Context: an optimization exercise on an open-source flow, tuned for small area. The choices shown serve that exercise and are no tape-out recipe. The RTL was checked by simulation tests, not by an equivalence proof against the original design. Power and IR drop assume default switching activity.

==> design/flow/design.v <==
module axi_lite_if #(
    parameter integer C_S_AXI_ADDR_WIDTH = 32,
    parameter integer C_S_AXI_DATA_WIDTH = 32
) (
input  wire                                S_AXI_ACLK,
input  wire                                S_AXI_ARESETN,
input  wire [C_S_AXI_ADDR_WIDTH-1:0]      S_AXI_AWADDR,
input  wire [2:0]                          S_AXI_AWPROT,
input  wire                                S_AXI_AWVALID,
output wire                                S_AXI_AWREADY,
input  wire [C_S_AXI_DATA_WIDTH-1:0]      S_AXI_WDATA,
input  wire [(C_S_AXI_DATA_WIDTH/8)-1:0]  S_AXI_WSTRB,
input  wire                                S_AXI_WVALID,
output wire                                S_AXI_WREADY,
output wire [1:0]                          S_AXI_BRESP,
output wire                                S_AXI_BVALID,
input  wire                                S_AXI_BREADY,
input  wire [C_S_AXI_ADDR_WIDTH-1:0]      S_AXI_ARADDR,
input  wire [2:0]                          S_AXI_ARPROT,
input  wire                                S_AXI_ARVALID,
output wire                                S_AXI_ARREADY,
output wire [C_S_AXI_DATA_WIDTH-1:0]      S_AXI_RDATA,
output wire [1:0]                          S_AXI_RRESP,
output wire                                S_AXI_RVALID,
input  wire                                S_AXI_RREADY,
output wire                                reg_write_en,
output wire [C_S_AXI_ADDR_WIDTH-1:0]      reg_write_addr,
output wire [C_S_AXI_DATA_WIDTH-1:0]      reg_write_data,
output wire [(C_S_AXI_DATA_WIDTH/8)-1:0]  reg_write_strb,
output wire                                reg_read_en,
output wire [C_S_AXI_ADDR_WIDTH-1:0]      reg_read_addr,
input  wire [C_S_AXI_DATA_WIDTH-1:0]      reg_read_data,
input  wire                                reg_read_valid
);
localparam [1:0] RESP_OKAY   = 2'b00;
localparam [1:0] RESP_SLVERR = 2'b10;
localparam [1:0] W_IDLE      = 2'b00;
localparam [1:0] W_WAIT_DATA = 2'b01;
localparam [1:0] W_WAIT_ADDR = 2'b10;
localparam [1:0] W_RESPOND   = 2'b11;
localparam [1:0] R_IDLE      = 2'b00;
localparam [1:0] R_WAIT_DATA = 2'b01;
localparam [1:0] R_RESPOND   = 2'b10;
reg [1:0] write_state_reg, write_state_next;
reg [1:0] read_state_reg, read_state_next;
reg [C_S_AXI_ADDR_WIDTH-1:0]      awaddr_reg;
reg [C_S_AXI_DATA_WIDTH-1:0]      wdata_reg;
reg [(C_S_AXI_DATA_WIDTH/8)-1:0]  wstrb_reg;
reg [C_S_AXI_ADDR_WIDTH-1:0]      araddr_reg;
reg awready_reg;
reg wready_reg;
reg bvalid_reg;
reg arready_reg;
reg rvalid_reg;
reg [C_S_AXI_DATA_WIDTH-1:0] rdata_reg;
reg [1:0] bresp_reg;
reg [1:0] rresp_reg;
reg reg_write_en_reg;
reg reg_read_en_reg;
assign S_AXI_AWREADY = awready_reg;
assign S_AXI_WREADY  = wready_reg;
assign S_AXI_BVALID  = bvalid_reg;
assign S_AXI_BRESP   = bresp_reg;
assign S_AXI_ARREADY = arready_reg;
assign S_AXI_RVALID  = rvalid_reg;
assign S_AXI_RDATA   = rdata_reg;
assign S_AXI_RRESP   = rresp_reg;
assign reg_write_en   = reg_write_en_reg;
assign reg_write_addr = awaddr_reg;
assign reg_write_data = wdata_reg;
assign reg_write_strb = wstrb_reg;
assign reg_read_en   = reg_read_en_reg;
assign reg_read_addr = araddr_reg;
always @(posedge S_AXI_ACLK) begin
    if (!S_AXI_ARESETN) begin
        write_state_reg <= W_IDLE;
    end else begin
        write_state_reg <= write_state_next;
    end
end
always @(*) begin
    write_state_next = write_state_reg;
    case (write_state_reg)
        W_IDLE: begin
            if (S_AXI_AWVALID && S_AXI_WVALID) begin
                write_state_next = W_RESPOND;
            end else if (S_AXI_AWVALID) begin
                write_state_next = W_WAIT_DATA;
            end else if (S_AXI_WVALID) begin
                write_state_next = W_WAIT_ADDR;
            end else begin
                write_state_next = W_IDLE;
            end
        end
        W_WAIT_DATA: begin
            if (S_AXI_WVALID) begin
                write_state_next = W_RESPOND;
            end else begin
                write_state_next = W_WAIT_DATA;
            end
        end
        W_WAIT_ADDR: begin
            if (S_AXI_AWVALID) begin
                write_state_next = W_RESPOND;
            end else begin
                write_state_next = W_WAIT_ADDR;
            end
        end
        W_RESPOND: begin
            if (S_AXI_BREADY) begin
                write_state_next = W_IDLE;
            end else begin
                write_state_next = W_RESPOND;
            end
        end
        default: begin
            write_state_next = W_IDLE;
        end
    endcase
end
always @(posedge S_AXI_ACLK) begin
    if (!S_AXI_ARESETN) begin
        awready_reg      <= 1'b0;
        wready_reg       <= 1'b0;
        bvalid_reg       <= 1'b0;
        bresp_reg        <= RESP_OKAY;
        awaddr_reg       <= {C_S_AXI_ADDR_WIDTH{1'b0}};
        wdata_reg        <= {C_S_AXI_DATA_WIDTH{1'b0}};
        wstrb_reg        <= {(C_S_AXI_DATA_WIDTH/8){1'b0}};
        reg_write_en_reg <= 1'b0;
    end else begin
        awready_reg      <= 1'b0;
        wready_reg       <= 1'b0;
        reg_write_en_reg <= 1'b0;
        case (write_state_reg)
            W_IDLE: begin
                if (S_AXI_AWVALID && S_AXI_WVALID) begin
                    awready_reg      <= 1'b1;
                    wready_reg       <= 1'b1;
                    awaddr_reg       <= S_AXI_AWADDR;
                    wdata_reg        <= S_AXI_WDATA;
                    wstrb_reg        <= S_AXI_WSTRB;
                    reg_write_en_reg <= 1'b1;
                    bvalid_reg       <= 1'b1;
                    bresp_reg        <= RESP_OKAY;
                end else if (S_AXI_AWVALID) begin
                    awready_reg <= 1'b1;
                    awaddr_reg  <= S_AXI_AWADDR;
                end else if (S_AXI_WVALID) begin
                    wready_reg <= 1'b1;
                    wdata_reg  <= S_AXI_WDATA;
                    wstrb_reg  <= S_AXI_WSTRB;
                end else begin
                    awready_reg <= 1'b0;
                    wready_reg  <= 1'b0;
                end
            end
            W_WAIT_DATA: begin
                if (S_AXI_WVALID) begin
                    wready_reg       <= 1'b1;
                    wdata_reg        <= S_AXI_WDATA;
                    wstrb_reg        <= S_AXI_WSTRB;
                    reg_write_en_reg <= 1'b1;
                    bvalid_reg       <= 1'b1;
                    bresp_reg        <= RESP_OKAY;
                end else begin
                    wready_reg <= 1'b0;
                end
            end
            W_WAIT_ADDR: begin
                if (S_AXI_AWVALID) begin
                    awready_reg      <= 1'b1;
                    awaddr_reg       <= S_AXI_AWADDR;
                    reg_write_en_reg <= 1'b1;
                    bvalid_reg       <= 1'b1;
                    bresp_reg        <= RESP_OKAY;
                end else begin
                    awready_reg <= 1'b0;
                end
            end
            W_RESPOND: begin
                if (S_AXI_BREADY) begin
                    bvalid_reg <= 1'b0;
                end else begin
                    bvalid_reg <= 1'b1;
                end
            end
            default: begin
                awready_reg      <= 1'b0;
                wready_reg       <= 1'b0;
                bvalid_reg       <= 1'b0;
                reg_write_en_reg <= 1'b0;
            end
        endcase
    end
end
always @(posedge S_AXI_ACLK) begin
    if (!S_AXI_ARESETN) begin
        read_state_reg <= R_IDLE;
    end else begin
        read_state_reg <= read_state_next;
    end
end
always @(*) begin
    read_state_next = read_state_reg;
    case (read_state_reg)
        R_IDLE: begin
            if (S_AXI_ARVALID) begin
                read_state_next = R_WAIT_DATA;
            end else begin
                read_state_next = R_IDLE;
            end
        end
        R_WAIT_DATA: begin
            if (reg_read_valid) begin
                read_state_next = R_RESPOND;
            end else begin
                read_state_next = R_WAIT_DATA;
            end
        end
        R_RESPOND: begin
            if (S_AXI_RREADY) begin
                read_state_next = R_IDLE;
            end else begin
                read_state_next = R_RESPOND;
            end
        end
        default: begin
            read_state_next = R_IDLE;
        end
    endcase
end
always @(posedge S_AXI_ACLK) begin
    if (!S_AXI_ARESETN) begin
        arready_reg     <= 1'b0;
        rvalid_reg      <= 1'b0;
        rdata_reg       <= {C_S_AXI_DATA_WIDTH{1'b0}};
        rresp_reg       <= RESP_OKAY;
        araddr_reg      <= {C_S_AXI_ADDR_WIDTH{1'b0}};
        reg_read_en_reg <= 1'b0;
    end else begin
        arready_reg     <= 1'b0;
        reg_read_en_reg <= 1'b0;
        case (read_state_reg)
            R_IDLE: begin
                if (S_AXI_ARVALID) begin
                    arready_reg     <= 1'b1;
                    araddr_reg      <= S_AXI_ARADDR;
                    reg_read_en_reg <= 1'b1;
                end else begin
                    arready_reg <= 1'b0;
                end
            end
            R_WAIT_DATA: begin
                if (reg_read_valid) begin
                    rdata_reg  <= reg_read_data;
                    rvalid_reg <= 1'b1;
                    rresp_reg  <= RESP_OKAY;
                end else begin
                    rvalid_reg <= 1'b0;
                end
            end
            R_RESPOND: begin
                if (S_AXI_RREADY) begin
                    rvalid_reg <= 1'b0;
                end else begin
                    rvalid_reg <= 1'b1;
                end
            end
            default: begin
                arready_reg <= 1'b0;
                rvalid_reg  <= 1'b0;
            end
        endcase
    end
end
endmodule
module reg_bank #(
    parameter integer C_DATA_WIDTH = 32,
    parameter integer C_ADDR_WIDTH = 32
) (
input  wire                         clk,
input  wire                         resetn,
input  wire                         write_en,
input  wire [C_ADDR_WIDTH-1:0]     write_addr,
input  wire [C_DATA_WIDTH-1:0]     write_data,
input  wire [(C_DATA_WIDTH/8)-1:0] write_strb,
input  wire                         read_en,
input  wire [C_ADDR_WIDTH-1:0]     read_addr,
output wire [C_DATA_WIDTH-1:0]     read_data,
output wire                         read_valid,
output wire [7:0]                   led_control,
output wire [15:0]                  seg_data,
input  wire                         ext_interrupt,
output wire                         irq_out
);
localparam [C_ADDR_WIDTH-1:0] ADDR_LED_CTRL   = 32'h00000000;   
localparam [C_ADDR_WIDTH-1:0] ADDR_SEG_DATA   = 32'h00000004;   
localparam [C_ADDR_WIDTH-1:0] ADDR_IRQ_ENABLE = 32'h00000008;   
localparam [C_ADDR_WIDTH-1:0] ADDR_IRQ_STATUS = 32'h0000000C;   
localparam [C_ADDR_WIDTH-1:0] ADDR_IRQ_CLEAR  = 32'h00000010;   
reg [7:0]  led_ctrl_reg;
reg [15:0] seg_data_reg;
reg        irq_enable_reg;
reg        irq_status_reg;
reg [C_DATA_WIDTH-1:0] read_data_reg;
reg read_valid_reg;
reg ext_interrupt_d1;
reg ext_interrupt_d2;
wire ext_interrupt_posedge;
assign led_control = led_ctrl_reg;
assign seg_data    = seg_data_reg;
assign read_data   = read_data_reg;
assign read_valid  = read_valid_reg;
assign irq_out     = irq_status_reg & irq_enable_reg;
assign ext_interrupt_posedge = ext_interrupt_d1 & ~ext_interrupt_d2;
always @(posedge clk) begin
    if (!resetn) begin
        ext_interrupt_d1 <= 1'b0;
        ext_interrupt_d2 <= 1'b0;
    end else begin
        ext_interrupt_d1 <= ext_interrupt;
        ext_interrupt_d2 <= ext_interrupt_d1;
    end
end
always @(posedge clk) begin
    if (!resetn) begin
        led_ctrl_reg   <= 8'h00;
        seg_data_reg   <= 16'h0000;
        irq_enable_reg <= 1'b0;
    end else begin
        if (write_en) begin
            case (write_addr)
                ADDR_LED_CTRL: begin
                    if (write_strb[0]) led_ctrl_reg <= write_data[7:0];
                end
                ADDR_SEG_DATA: begin
                    if (write_strb[0]) seg_data_reg[7:0]  <= write_data[7:0];
                    if (write_strb[1]) seg_data_reg[15:8] <= write_data[15:8];
                end
                ADDR_IRQ_ENABLE: begin
                    if (write_strb[0]) irq_enable_reg <= write_data[0];
                end
                default: begin
                end
            endcase
        end else begin
        end
    end
end
always @(posedge clk) begin
    if (!resetn) begin
        irq_status_reg <= 1'b0;
    end else begin
        if (write_en && (write_addr == ADDR_IRQ_CLEAR) && write_strb[0] && write_data[0]) begin
            irq_status_reg <= 1'b0;
        end else if (ext_interrupt_posedge) begin
            irq_status_reg <= 1'b1;
        end else begin
        end
    end
end
always @(posedge clk) begin
    if (!resetn) begin
        read_data_reg  <= {C_DATA_WIDTH{1'b0}};
        read_valid_reg <= 1'b0;
    end else begin
        if (read_en) begin
            read_valid_reg <= 1'b1;
            case (read_addr)
                ADDR_LED_CTRL: begin
                    read_data_reg <= {{(C_DATA_WIDTH-8){1'b0}}, led_ctrl_reg};
                end
                ADDR_SEG_DATA: begin
                    read_data_reg <= {{(C_DATA_WIDTH-16){1'b0}}, seg_data_reg};
                end
                ADDR_IRQ_ENABLE: begin
                    read_data_reg <= {{(C_DATA_WIDTH-1){1'b0}}, irq_enable_reg};
                end
                ADDR_IRQ_STATUS: begin
                    read_data_reg <= {{(C_DATA_WIDTH-1){1'b0}}, irq_status_reg};
                end
                default: begin
                    read_data_reg <= {C_DATA_WIDTH{1'b0}};
                end
            endcase
        end else begin
            read_valid_reg <= 1'b0;
            read_data_reg  <= read_data_reg;   
        end
    end
end
endmodule
module led_driver #(
    parameter integer NUM_LEDS = 8,
    parameter integer ENABLE_PWM = 0,            
    parameter integer PWM_RESOLUTION = 8,        
    parameter integer CLK_FREQ_HZ = 100_000_000  
) (
input  wire                  clk,
input  wire                  resetn,
input  wire [NUM_LEDS-1:0]   led_control,
input  wire [PWM_RESOLUTION-1:0] pwm_duty,
output wire [NUM_LEDS-1:0]   leds
);
generate
    if (ENABLE_PWM == 1) begin : gen_pwm
        localparam integer PWM_PERIOD = (1 << PWM_RESOLUTION) - 1;
        reg [PWM_RESOLUTION-1:0] pwm_counter;
        reg                       pwm_active;
        reg [NUM_LEDS-1:0]       leds_reg;
        always @(posedge clk) begin
            if (!resetn) begin
                pwm_counter <= {PWM_RESOLUTION{1'b0}};
            end else begin
                if (pwm_counter == PWM_PERIOD[PWM_RESOLUTION-1:0]) begin
                    pwm_counter <= {PWM_RESOLUTION{1'b0}};
                end else begin
                    pwm_counter <= pwm_counter + 1'b1;
                end
            end
        end
        always @(posedge clk) begin
            if (!resetn) begin
                pwm_active <= 1'b0;
            end else begin
                pwm_active <= (pwm_counter < pwm_duty) ? 1'b1 : 1'b0;
            end
        end
        always @(posedge clk) begin
            if (!resetn) begin
                leds_reg <= {NUM_LEDS{1'b0}};
            end else begin
                leds_reg <= led_control & {NUM_LEDS{pwm_active}};
            end
        end
        assign leds = leds_reg;
    end else begin : gen_direct
        reg [NUM_LEDS-1:0] leds_reg;
        always @(posedge clk) begin
            if (!resetn) begin
                leds_reg <= {NUM_LEDS{1'b0}};
            end else begin
                leds_reg <= led_control;
            end
        end
        assign leds = leds_reg;
    end
endgenerate
endmodule
module irq_ctrl #(
    parameter integer CLK_FREQ_HZ = 100_000_000,   
    parameter integer DEBOUNCE_MS = 1               
) (
input  wire  clk,
input  wire  resetn,
input  wire  ext_irq_in,
output wire  irq_pulse_out
);
localparam integer DEBOUNCE_COUNT = (CLK_FREQ_HZ / 1000) * DEBOUNCE_MS;
localparam integer COUNTER_WIDTH = $clog2(DEBOUNCE_COUNT + 1);
reg [COUNTER_WIDTH-1:0] debounce_counter;
reg                      ext_irq_sync_1;
reg                      ext_irq_sync_2;
reg                      ext_irq_stable;
reg                      ext_irq_d1;
wire                     ext_irq_posedge;
reg                      irq_pulse_reg;
assign irq_pulse_out = irq_pulse_reg;
always @(posedge clk) begin
    if (!resetn) begin
        ext_irq_sync_1 <= 1'b0;
        ext_irq_sync_2 <= 1'b0;
    end else begin
        ext_irq_sync_1 <= ext_irq_in;
        ext_irq_sync_2 <= ext_irq_sync_1;
    end
end
always @(posedge clk) begin
    if (!resetn) begin
        debounce_counter <= {COUNTER_WIDTH{1'b0}};
        ext_irq_stable   <= 1'b0;
    end else begin
        if (ext_irq_sync_2 != ext_irq_stable) begin
            if (debounce_counter == DEBOUNCE_COUNT[COUNTER_WIDTH-1:0]) begin
                ext_irq_stable   <= ext_irq_sync_2;
                debounce_counter <= {COUNTER_WIDTH{1'b0}};
            end else begin
                debounce_counter <= debounce_counter + 1'b1;
            end
        end else begin
            debounce_counter <= {COUNTER_WIDTH{1'b0}};
        end
    end
end
always @(posedge clk) begin
    if (!resetn) begin
        ext_irq_d1 <= 1'b0;
    end else begin
        ext_irq_d1 <= ext_irq_stable;
    end
end
assign ext_irq_posedge = ext_irq_stable & ~ext_irq_d1;
always @(posedge clk) begin
    if (!resetn) begin
        irq_pulse_reg <= 1'b0;
    end else begin
        irq_pulse_reg <= ext_irq_posedge;
    end
end
endmodule
module sevenseg_mux #(
    parameter integer CLK_FREQ_HZ = 100_000_000,   
    parameter integer REFRESH_RATE_HZ = 1000        
) (
input  wire        clk,
input  wire        resetn,
input  wire [15:0] seg_data,
output wire [6:0]  seg_cathode,   
output wire [3:0]  seg_anode      
);
localparam integer COUNTER_MAX = CLK_FREQ_HZ / (REFRESH_RATE_HZ * 4) - 1;
localparam integer COUNTER_WIDTH = $clog2(COUNTER_MAX + 1);
reg [COUNTER_WIDTH-1:0] counter_reg;
reg [1:0]               digit_sel_reg;
reg [3:0]               current_digit;
reg [6:0]               seg_cathode_reg;
reg [3:0]               seg_anode_reg;
assign seg_cathode = seg_cathode_reg;
assign seg_anode   = seg_anode_reg;
always @(posedge clk) begin
    if (!resetn) begin
        counter_reg   <= {COUNTER_WIDTH{1'b0}};
        digit_sel_reg <= 2'b00;
    end else begin
        if (counter_reg == COUNTER_MAX[COUNTER_WIDTH-1:0]) begin
            counter_reg   <= {COUNTER_WIDTH{1'b0}};
            digit_sel_reg <= digit_sel_reg + 2'b01;
        end else begin
            counter_reg   <= counter_reg + 1'b1;
            digit_sel_reg <= digit_sel_reg;
        end
    end
end
always @(*) begin
    case (digit_sel_reg)
        2'b00: current_digit = seg_data[3:0];
        2'b01: current_digit = seg_data[7:4];
        2'b10: current_digit = seg_data[11:8];
        2'b11: current_digit = seg_data[15:12];
        default: current_digit = 4'h0;
    endcase
end
always @(*) begin
    case (current_digit)
        4'h0: seg_cathode_reg = 7'b1000000;   
        4'h1: seg_cathode_reg = 7'b1111001;   
        4'h2: seg_cathode_reg = 7'b0100100;   
        4'h3: seg_cathode_reg = 7'b0110000;   
        4'h4: seg_cathode_reg = 7'b0011001;   
        4'h5: seg_cathode_reg = 7'b0010010;   
        4'h6: seg_cathode_reg = 7'b0000010;   
        4'h7: seg_cathode_reg = 7'b1111000;   
        4'h8: seg_cathode_reg = 7'b0000000;   
        4'h9: seg_cathode_reg = 7'b0010000;   
        4'hA: seg_cathode_reg = 7'b0001000;   
        4'hB: seg_cathode_reg = 7'b0000011;   
        4'hC: seg_cathode_reg = 7'b1000110;   
        4'hD: seg_cathode_reg = 7'b0100001;   
        4'hE: seg_cathode_reg = 7'b0000110;   
        4'hF: seg_cathode_reg = 7'b0001110;   
        default: seg_cathode_reg = 7'b1111111;   
    endcase
end
always @(*) begin
    case (digit_sel_reg)
        2'b00: seg_anode_reg = 4'b1110;   
        2'b01: seg_anode_reg = 4'b1101;   
        2'b10: seg_anode_reg = 4'b1011;   
        2'b11: seg_anode_reg = 4'b0111;   
        default: seg_anode_reg = 4'b1111;   
    endcase
end
endmodule
module axi_peripheral_top #(
    parameter integer C_S_AXI_DATA_WIDTH = 32,
    parameter integer C_S_AXI_ADDR_WIDTH = 32,
    parameter integer CLK_FREQ_HZ        = 100_000_000,
    parameter integer NUM_LEDS           = 8
) (
input  wire                                  S_AXI_ACLK,
input  wire                                  S_AXI_ARESETN,
input  wire [C_S_AXI_ADDR_WIDTH-1:0]        S_AXI_AWADDR,
input  wire [2:0]                            S_AXI_AWPROT,
input  wire                                  S_AXI_AWVALID,
output wire                                  S_AXI_AWREADY,
input  wire [C_S_AXI_DATA_WIDTH-1:0]        S_AXI_WDATA,
input  wire [(C_S_AXI_DATA_WIDTH/8)-1:0]    S_AXI_WSTRB,
input  wire                                  S_AXI_WVALID,
output wire                                  S_AXI_WREADY,
output wire [1:0]                            S_AXI_BRESP,
output wire                                  S_AXI_BVALID,
input  wire                                  S_AXI_BREADY,
input  wire [C_S_AXI_ADDR_WIDTH-1:0]        S_AXI_ARADDR,
input  wire [2:0]                            S_AXI_ARPROT,
input  wire                                  S_AXI_ARVALID,
output wire                                  S_AXI_ARREADY,
output wire [C_S_AXI_DATA_WIDTH-1:0]        S_AXI_RDATA,
output wire [1:0]                            S_AXI_RRESP,
output wire                                  S_AXI_RVALID,
input  wire                                  S_AXI_RREADY,
output wire [NUM_LEDS-1:0]                   leds,
output wire [6:0]                            seg_cathode,
output wire [3:0]                            seg_anode,
output wire                                  irq_out,
input  wire                                  ext_irq_in
);
wire                                 reg_write_en;
wire [C_S_AXI_ADDR_WIDTH-1:0]       reg_write_addr;
wire [C_S_AXI_DATA_WIDTH-1:0]       reg_write_data;
wire [(C_S_AXI_DATA_WIDTH/8)-1:0]   reg_write_strb;
wire                                 reg_read_en;
wire [C_S_AXI_ADDR_WIDTH-1:0]       reg_read_addr;
wire [C_S_AXI_DATA_WIDTH-1:0]       reg_read_data;
wire                                 reg_read_valid;
wire [7:0]  led_control;
wire [15:0] seg_data;
wire        irq_from_regbank;
wire        ext_interrupt_clean;
axi_lite_if #(
    .C_S_AXI_ADDR_WIDTH(C_S_AXI_ADDR_WIDTH),
    .C_S_AXI_DATA_WIDTH(C_S_AXI_DATA_WIDTH)
) u_axi_lite_if (
    .S_AXI_ACLK         (S_AXI_ACLK),
    .S_AXI_ARESETN      (S_AXI_ARESETN),
    .S_AXI_AWADDR       (S_AXI_AWADDR),
    .S_AXI_AWPROT       (S_AXI_AWPROT),
    .S_AXI_AWVALID      (S_AXI_AWVALID),
    .S_AXI_AWREADY      (S_AXI_AWREADY),
    .S_AXI_WDATA        (S_AXI_WDATA),
    .S_AXI_WSTRB        (S_AXI_WSTRB),
    .S_AXI_WVALID       (S_AXI_WVALID),
    .S_AXI_WREADY       (S_AXI_WREADY),
    .S_AXI_BRESP        (S_AXI_BRESP),
    .S_AXI_BVALID       (S_AXI_BVALID),
    .S_AXI_BREADY       (S_AXI_BREADY),
    .S_AXI_ARADDR       (S_AXI_ARADDR),
    .S_AXI_ARPROT       (S_AXI_ARPROT),
    .S_AXI_ARVALID      (S_AXI_ARVALID),
    .S_AXI_ARREADY      (S_AXI_ARREADY),
    .S_AXI_RDATA        (S_AXI_RDATA),
    .S_AXI_RRESP        (S_AXI_RRESP),
    .S_AXI_RVALID       (S_AXI_RVALID),
    .S_AXI_RREADY       (S_AXI_RREADY),
    .reg_write_en       (reg_write_en),
    .reg_write_addr     (reg_write_addr),
    .reg_write_data     (reg_write_data),
    .reg_write_strb     (reg_write_strb),
    .reg_read_en        (reg_read_en),
    .reg_read_addr      (reg_read_addr),
    .reg_read_data      (reg_read_data),
    .reg_read_valid     (reg_read_valid)
);
reg_bank #(
    .C_DATA_WIDTH(C_S_AXI_DATA_WIDTH),
    .C_ADDR_WIDTH(C_S_AXI_ADDR_WIDTH)
) u_reg_bank (
    .clk            (S_AXI_ACLK),
    .resetn         (S_AXI_ARESETN),
    .write_en       (reg_write_en),
    .write_addr     (reg_write_addr),
    .write_data     (reg_write_data),
    .write_strb     (reg_write_strb),
    .read_en        (reg_read_en),
    .read_addr      (reg_read_addr),
    .read_data      (reg_read_data),
    .read_valid     (reg_read_valid),
    .led_control    (led_control),
    .seg_data       (seg_data),
    .ext_interrupt  (ext_interrupt_clean),
    .irq_out        (irq_from_regbank)
);
led_driver #(
    .NUM_LEDS       (NUM_LEDS),
    .ENABLE_PWM     (0),
    .PWM_RESOLUTION (8),
    .CLK_FREQ_HZ    (CLK_FREQ_HZ)
) u_led_driver (
    .clk            (S_AXI_ACLK),
    .resetn         (S_AXI_ARESETN),
    .led_control    (led_control),
    .pwm_duty       (8'd128),   
    .leds           (leds)
);
sevenseg_mux #(
    .CLK_FREQ_HZ      (CLK_FREQ_HZ),
    .REFRESH_RATE_HZ  (1000)
) u_sevenseg_mux (
    .clk              (S_AXI_ACLK),
    .resetn           (S_AXI_ARESETN),
    .seg_data         (seg_data),
    .seg_cathode      (seg_cathode),
    .seg_anode        (seg_anode)
);
irq_ctrl #(
    .CLK_FREQ_HZ  (CLK_FREQ_HZ),
    .DEBOUNCE_MS  (1)   
) u_irq_ctrl (
    .clk            (S_AXI_ACLK),
    .resetn         (S_AXI_ARESETN),
    .ext_irq_in     (ext_irq_in),
    .irq_pulse_out  (ext_interrupt_clean)
);
assign irq_out = irq_from_regbank;
endmodule
==> design/flow/run.sh <==
#!/bin/bash
# synth_recipe.tcl (not shown) runs the flow's synth.tcl, then flattens the netlist and writes it again
# the make line also repeats each setting of config.mk as NAME=value (left out here)
make -C /OpenROAD-flow-scripts/flow DESIGN_CONFIG=/design/flow/config.mk WORK_HOME=/design/flow/orfs CLKGATE_MAP_FILE= SYNTH_SCRIPT=/design/flow/synth_recipe.tcl finish
==> design/flow/config.mk <==
export PLATFORM = sky130hd
export DESIGN_NAME = axi_peripheral_top
export DESIGN_NICKNAME = axi_peripheral_top
export VERILOG_FILES = /design/flow/design.v
export SDC_FILE = /design/flow/constraint.sdc
export NUM_CORES = 4
export LEC_CHECK = 0
export CAP_MARGIN = 20
export CORE_MARGIN = 2
export CORE_UTILIZATION = 40
export SLEW_MARGIN = 20
==> design/flow/constraint.sdc <==
create_clock -name core_clock -period 10.0 [get_ports {S_AXI_ACLK}]
set_input_delay 2.0000 -clock core_clock [delete_from_list [all_inputs] [get_ports {S_AXI_ACLK}]]
set_output_delay 2.0000 -clock core_clock [all_outputs]
set_load 0.01 [all_outputs]
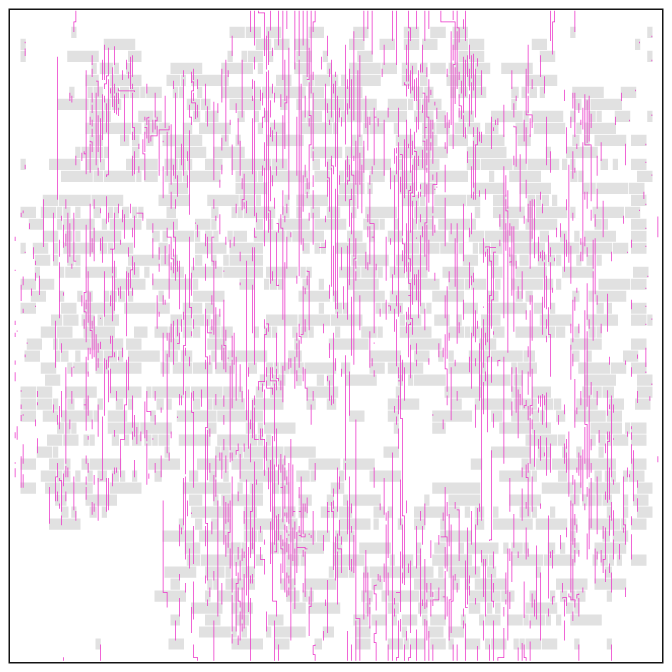
(signal wires on met2)
Cells faint in the background.
share of all routed wire	45%
nets with wire on the layer	891
total length of routed wires: 18160 microns
total vias in the final route: 6516
global routing met2 resource utilization: 26.26%

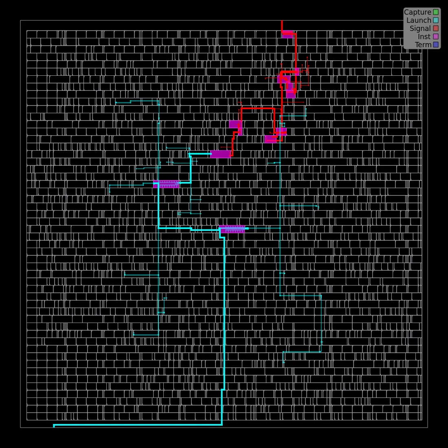
(worst path highlighted)
Setup TNS: 0 ns
post-route minimum period: 5.027 ns
setup slack of the critical path after layout: 4.973 ns
Final Util: 50.80%

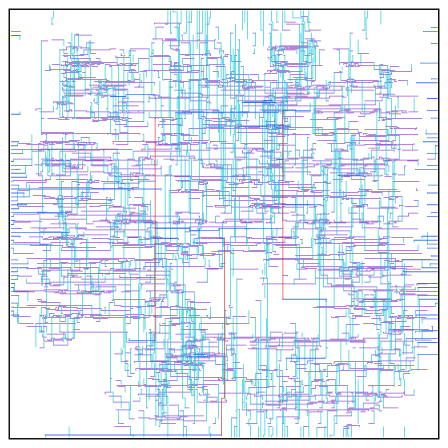
(routed metal, one color a layer)
color	layer	wire length
blue	met3	834 microns
cyan	met2	8220 microns
red	met4	211 microns
purple	met1	8900 microns
routed len/inst: 13.40 microns
global-route total usage across every layer: 16.86%

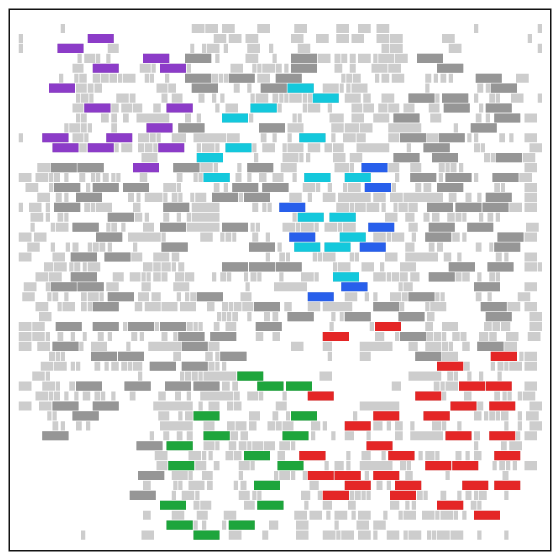
(where the registers sit)
color	netlist name	flops
blue	u_reg_bank.led_ctrl_reg	8
red	u_axi_lite_if.araddr_reg	32
purple	u_sevenseg_mux.counter_reg	15
cyan	u_reg_bank.seg_data_reg	16
green	u_irq_ctrl.debounce_counter	17
not colored	112
area of all sequential standard cells: 0.004004 sq mm
Seq. pwr: 842 uW
sequential cell area share: 38.83%

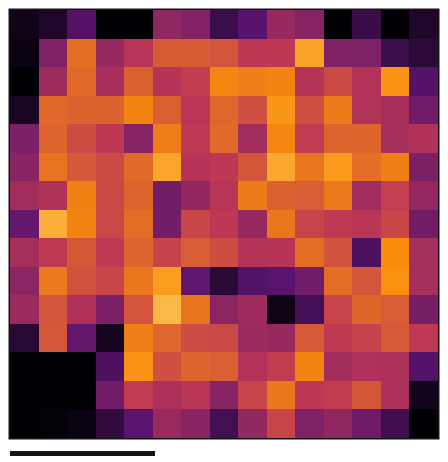
(cell area per tile)
Scale bar: 50 microns. The die is cut into 15 by 15 equal tiles; black is low, pale yellow is high, 0 to 100% covered.
emptiest ninth of the die	lower left
nearly empty tiles	6.2%
tiles over 75% full	4.9%
mean over tiles	46%
fullest tile	85%
Core ar.: 0.02030 sq mm
initial cell density of the core: 40.79%

==> reports/results.env <==
FILLERINSTANCES=1981
CLOCK_PATH_BUFFERS=2
STATUS='no timing/DRC/antenna violations'
SYNTH-ASYNC-RESET-RATIO_PCT=0
R2R_CELLS=4
ANTENNA_VIOLATIONS_BEFORE_REPAIR=0
WORST-R2R-SETUP-SLACK_NS=7.90
RSZ_0062_RAISED_AFTER_GLOBAL_ROUTING='no'
DRT-INITIAL-DRC-COUNT=296
WORSTSETUPSTARTPOINT='u_sevenseg_mux.digit_sel_reg[0]$_SDFFE_PN0P_'
SYNTH_SEQUENTIAL_AREA_RATIO_PCT=48.35
YOSYS.CELL_TYPES.COUNT=56
GRT_UTIL_MET1_PCT=23.37
POSTCTSSETUPREPAIRBUFS=0
MIN_PATH_CELLS=1
CLOCKPOWERSHARE_PCT=41.6
END_KIND='output port'
NETSWITCHINGFRACTION_PCT=23.76
PORT_BUFFERS=130
CRITICAL-PATH-SLOWEST-CELL='sky130_fd_sc_hd__clkdlybuf4s50_1'
POWER.DENSITY_CELL_AREA_mW_PER_MM2=165.0
HOLD_WS_NS=0.3864
CTS_RESIZED=0
N_ANTENNA_CELL=0
CTS-BUFFERS-INSERTED=17
PRECTSSETUPSLACK_NS=5.358
DPL_CELL_AREA_SQ_MM=0.009696
DRT-VIAS-PER-INSTANCE=4.809
HIGHEST_FANOUT_SEEN_ON_THE_CRITICAL_PATH=5
CRITICAL_PATH.STARTPOINT_TYPE='flip-flop'
SYNTH.CELL_AREA_SQ_MM=0.008280
ROUTEDLENGTHMET1_MICRONS=8901
COMBINATIONAL_CELL_FRACTION_OF_TOTAL_POWER_PCT=8.9
DIEHEIGHT_MICRONS=147.9
WORST_EP_ARRIVAL_TIME_NS=3.03
GRT_MAX_DEGREE=90
CLOCK_SKEW_NS=0.007731
WHS_ENDPOINT='u_irq_ctrl.irq_pulse_reg$_SDFF_PN0_'
POST_SYNTH_EDFFS=0
DIE_AREA_SQ_MM=0.02187
CRITPATHTOPFAMILY='buffers and inverters'
POWER.SEQUENTIAL.FRACTION_PCT=49.5
SYNTH_TOP_AREA_CELL='sky130_fd_sc_hd__dfxtp_1'
POWER.STATIC_LEAKAGE_uW=0.003802
BUSIEST_LAYER='met2'
SYNTH_COMPOUND_GATE_AREA_SHARE_PCT=10.44
SYNTH_ADDER_AREA_SHARE_PCT=3.324
TRITONCTS='yes'
WORST_SLEW_MARGIN_REL_PCT=34.46
DIE_X_MICRONS=147.9
LAYOUT_COMMONEST_CELL='sky130_fd_sc_hd__nand2_1'
CTS-ROOT-BUF='sky130_fd_sc_hd__clkbuf_16'
NETLIST.AREA_LEADER.SHARE_PCT=48.35
SYNTH_XOR_XNOR_AREA_SHARE_PCT=2.962
HTREE_NUM_LEVELS=4
TIMING.HOLD.WORST.CLASS='flip-flop to flip-flop'
IR_WORST_VDD_uV=105.2
MAX_SLEW.WORST_PIN.SLEW_NS=0.9830
YOSYS_WARNINGS=5
MUXSHAREOFSYNTHAREA_PCT=5.515
FINALCRITPERIODSHARE_PCT=50.27
SYNTH.FF_LATCH_COUNT=200
GRT.OVERFLOW.TOTAL=0
POST_ROUTE_CELLS_DRIVE_ABOVE_1_SHARE_PCT=5.253
DETAIL_ROUTE.FIRST_PASS.ITERATIONS=5
MET2WIRELENGTH_MICRONS=8217
SLEW_VIOLATIONS=0
YS.FLOP_TYPE='sky130_fd_sc_hd__dfxtp_1'
HOLD_PATH.STARTPOINT='u_irq_ctrl.ext_irq_d1$_SDFF_PN0_'
MAX_CAP_VIOL_COUNT=0
TOP_LEVEL_PORTS=175
COMMONEST_CELLS_AFTER_ROUTING_FILL_AND_TAPS_ASIDE='248 x sky130_fd_sc_hd__nand2_1, 200 x sky130_fd_sc_hd__dfxtp_1, 129 x sky130_fd_sc_hd__clkdlybuf4s50_1, 101 x sky130_fd_sc_hd__a21oi_1, 44 x sky130_fd_sc_hd__nor2_1'
CRITICAL-PATH-MAX-STAGE-DELAY_NS=0.48
FIRST_GLOBAL_VIAS=6113
CLOCK-SINKS=200
FLOORPLAN.ROWS=52
YS_TOP_CELLS_BY_AREA='sky130_fd_sc_hd__dfxtp_1 48%, sky130_fd_sc_hd__nand2_1 11%, sky130_fd_sc_hd__a21oi_1 6.2%'
CRITPATHKIND='flip-flop to output port'
WORST_R2R_STARTPOINT='u_axi_lite_if.awaddr_reg[17]$_SDFFE_PN0P_'
NET_COUNT_FINAL=1208
YOSYS.AREA_SHARE.SIMPLE_PCT=23.60
POST_DRT_ANTENNA_NETS=0
DP_HPWL_MICRONS=12580
worst max-delay path by stage:
stage                                 to  cells after the start
final                     seg_cathode[0]                      9
after global routing      seg_cathode[0]                      9
after CTS                 seg_cathode[0]                      7
after detailed placement  seg_cathode[0]                      7
after global placement    seg_cathode[0]                      6
after floorplan           seg_cathode[0]                      8
area by class of cell:
type                       count  area (sq um)  area share (%)
sequential                   200          4004           38.83
multi-input combinational    681          3885           37.67
timing repair buffer         136          1341           13.01
clock buffer                  20         446.7           4.331
tap                          270         337.8           3.276
clock inverter                12         162.7           1.577
inverter                      36         135.1           1.310
cell usage after synthesis (3+ instances only):
cell and number:
sky130_fd_sc_hd__nand2b_1 13, sky130_fd_sc_hd__or4_1 8, sky130_fd_sc_hd__buf_2 3, sky130_fd_sc_hd__o22ai_1 3
sky130_fd_sc_hd__dfxtp_1 200, sky130_fd_sc_hd__a222oi_1 4, sky130_fd_sc_hd__xor2_1 11, sky130_fd_sc_hd__nor3_1 7
sky130_fd_sc_hd__mux2i_1 40, sky130_fd_sc_hd__a22o_1 9, sky130_fd_sc_hd__or3_1 6, sky130_fd_sc_hd__nor4_1 16
sky130_fd_sc_hd__buf_1 3, sky130_fd_sc_hd__clkbuf_1 40, sky130_fd_sc_hd__ha_1 22, sky130_fd_sc_hd__and3_1 6
sky130_fd_sc_hd__nor4b_1 3, sky130_fd_sc_hd__mux2_2 3, sky130_fd_sc_hd__a21boi_0 13, sky130_fd_sc_hd__nand4_1 13
sky130_fd_sc_hd__nor2b_1 6, sky130_fd_sc_hd__nand2_1 249, sky130_fd_sc_hd__o21ai_0 8, sky130_fd_sc_hd__inv_1 34
sky130_fd_sc_hd__nand3_1 15, sky130_fd_sc_hd__and4_1 4, sky130_fd_sc_hd__buf_4 20, sky130_fd_sc_hd__and2_1 11
sky130_fd_sc_hd__nor2_1 44, sky130_fd_sc_hd__a21oi_1 102, sky130_fd_sc_hd__xnor2_1 17
power groups by stage:
stage	registers, uW	logic (uW)	clock network [uW]
after floorplan	855	97.6	0
after global placement	860	152	0
after detailed placement	861	153	0
after CTS	842	154	728
after global routing	846	170	764
final	842	151	708
stage by stage:
stage,cells,util (%),power [uW]
after floorplan,984,-,952.9
after global routing,1355,50.80,1779
after global placement,1323,47.76,1012
after CTS,1355,50.76,1724
final,1355,50.80,1701
after detailed placement,1323,47.76,1014

## what the ideal ports hide
The flow's constraints put no driver on any port. The routed layout listed below was extracted and timed again, unchanged, in two steps. Step 1: set_driving_cell puts a clkbuf_16 on S_AXI_ACLK and a buf_2 on each other input, an assumption about the parent block. Step 2, shift: input delay + t, output delay - t, t = (earliest + latest rising clock arrival at the registers) / 2. This alone moves slack from input paths to output paths. Three values: ideal ports, drivers, drivers and shift; two values: the first two.
t, ns: 0.465
setup slack, ns: 4.973 / 4.932 / 5.396
slew at the worst register clock pin (ns): 0.07 / 0.07
After both steps setup and hold are still met in this run. The setup slack of this run moves by -0.041 ns with the drivers and by +0.423 ns with both steps.
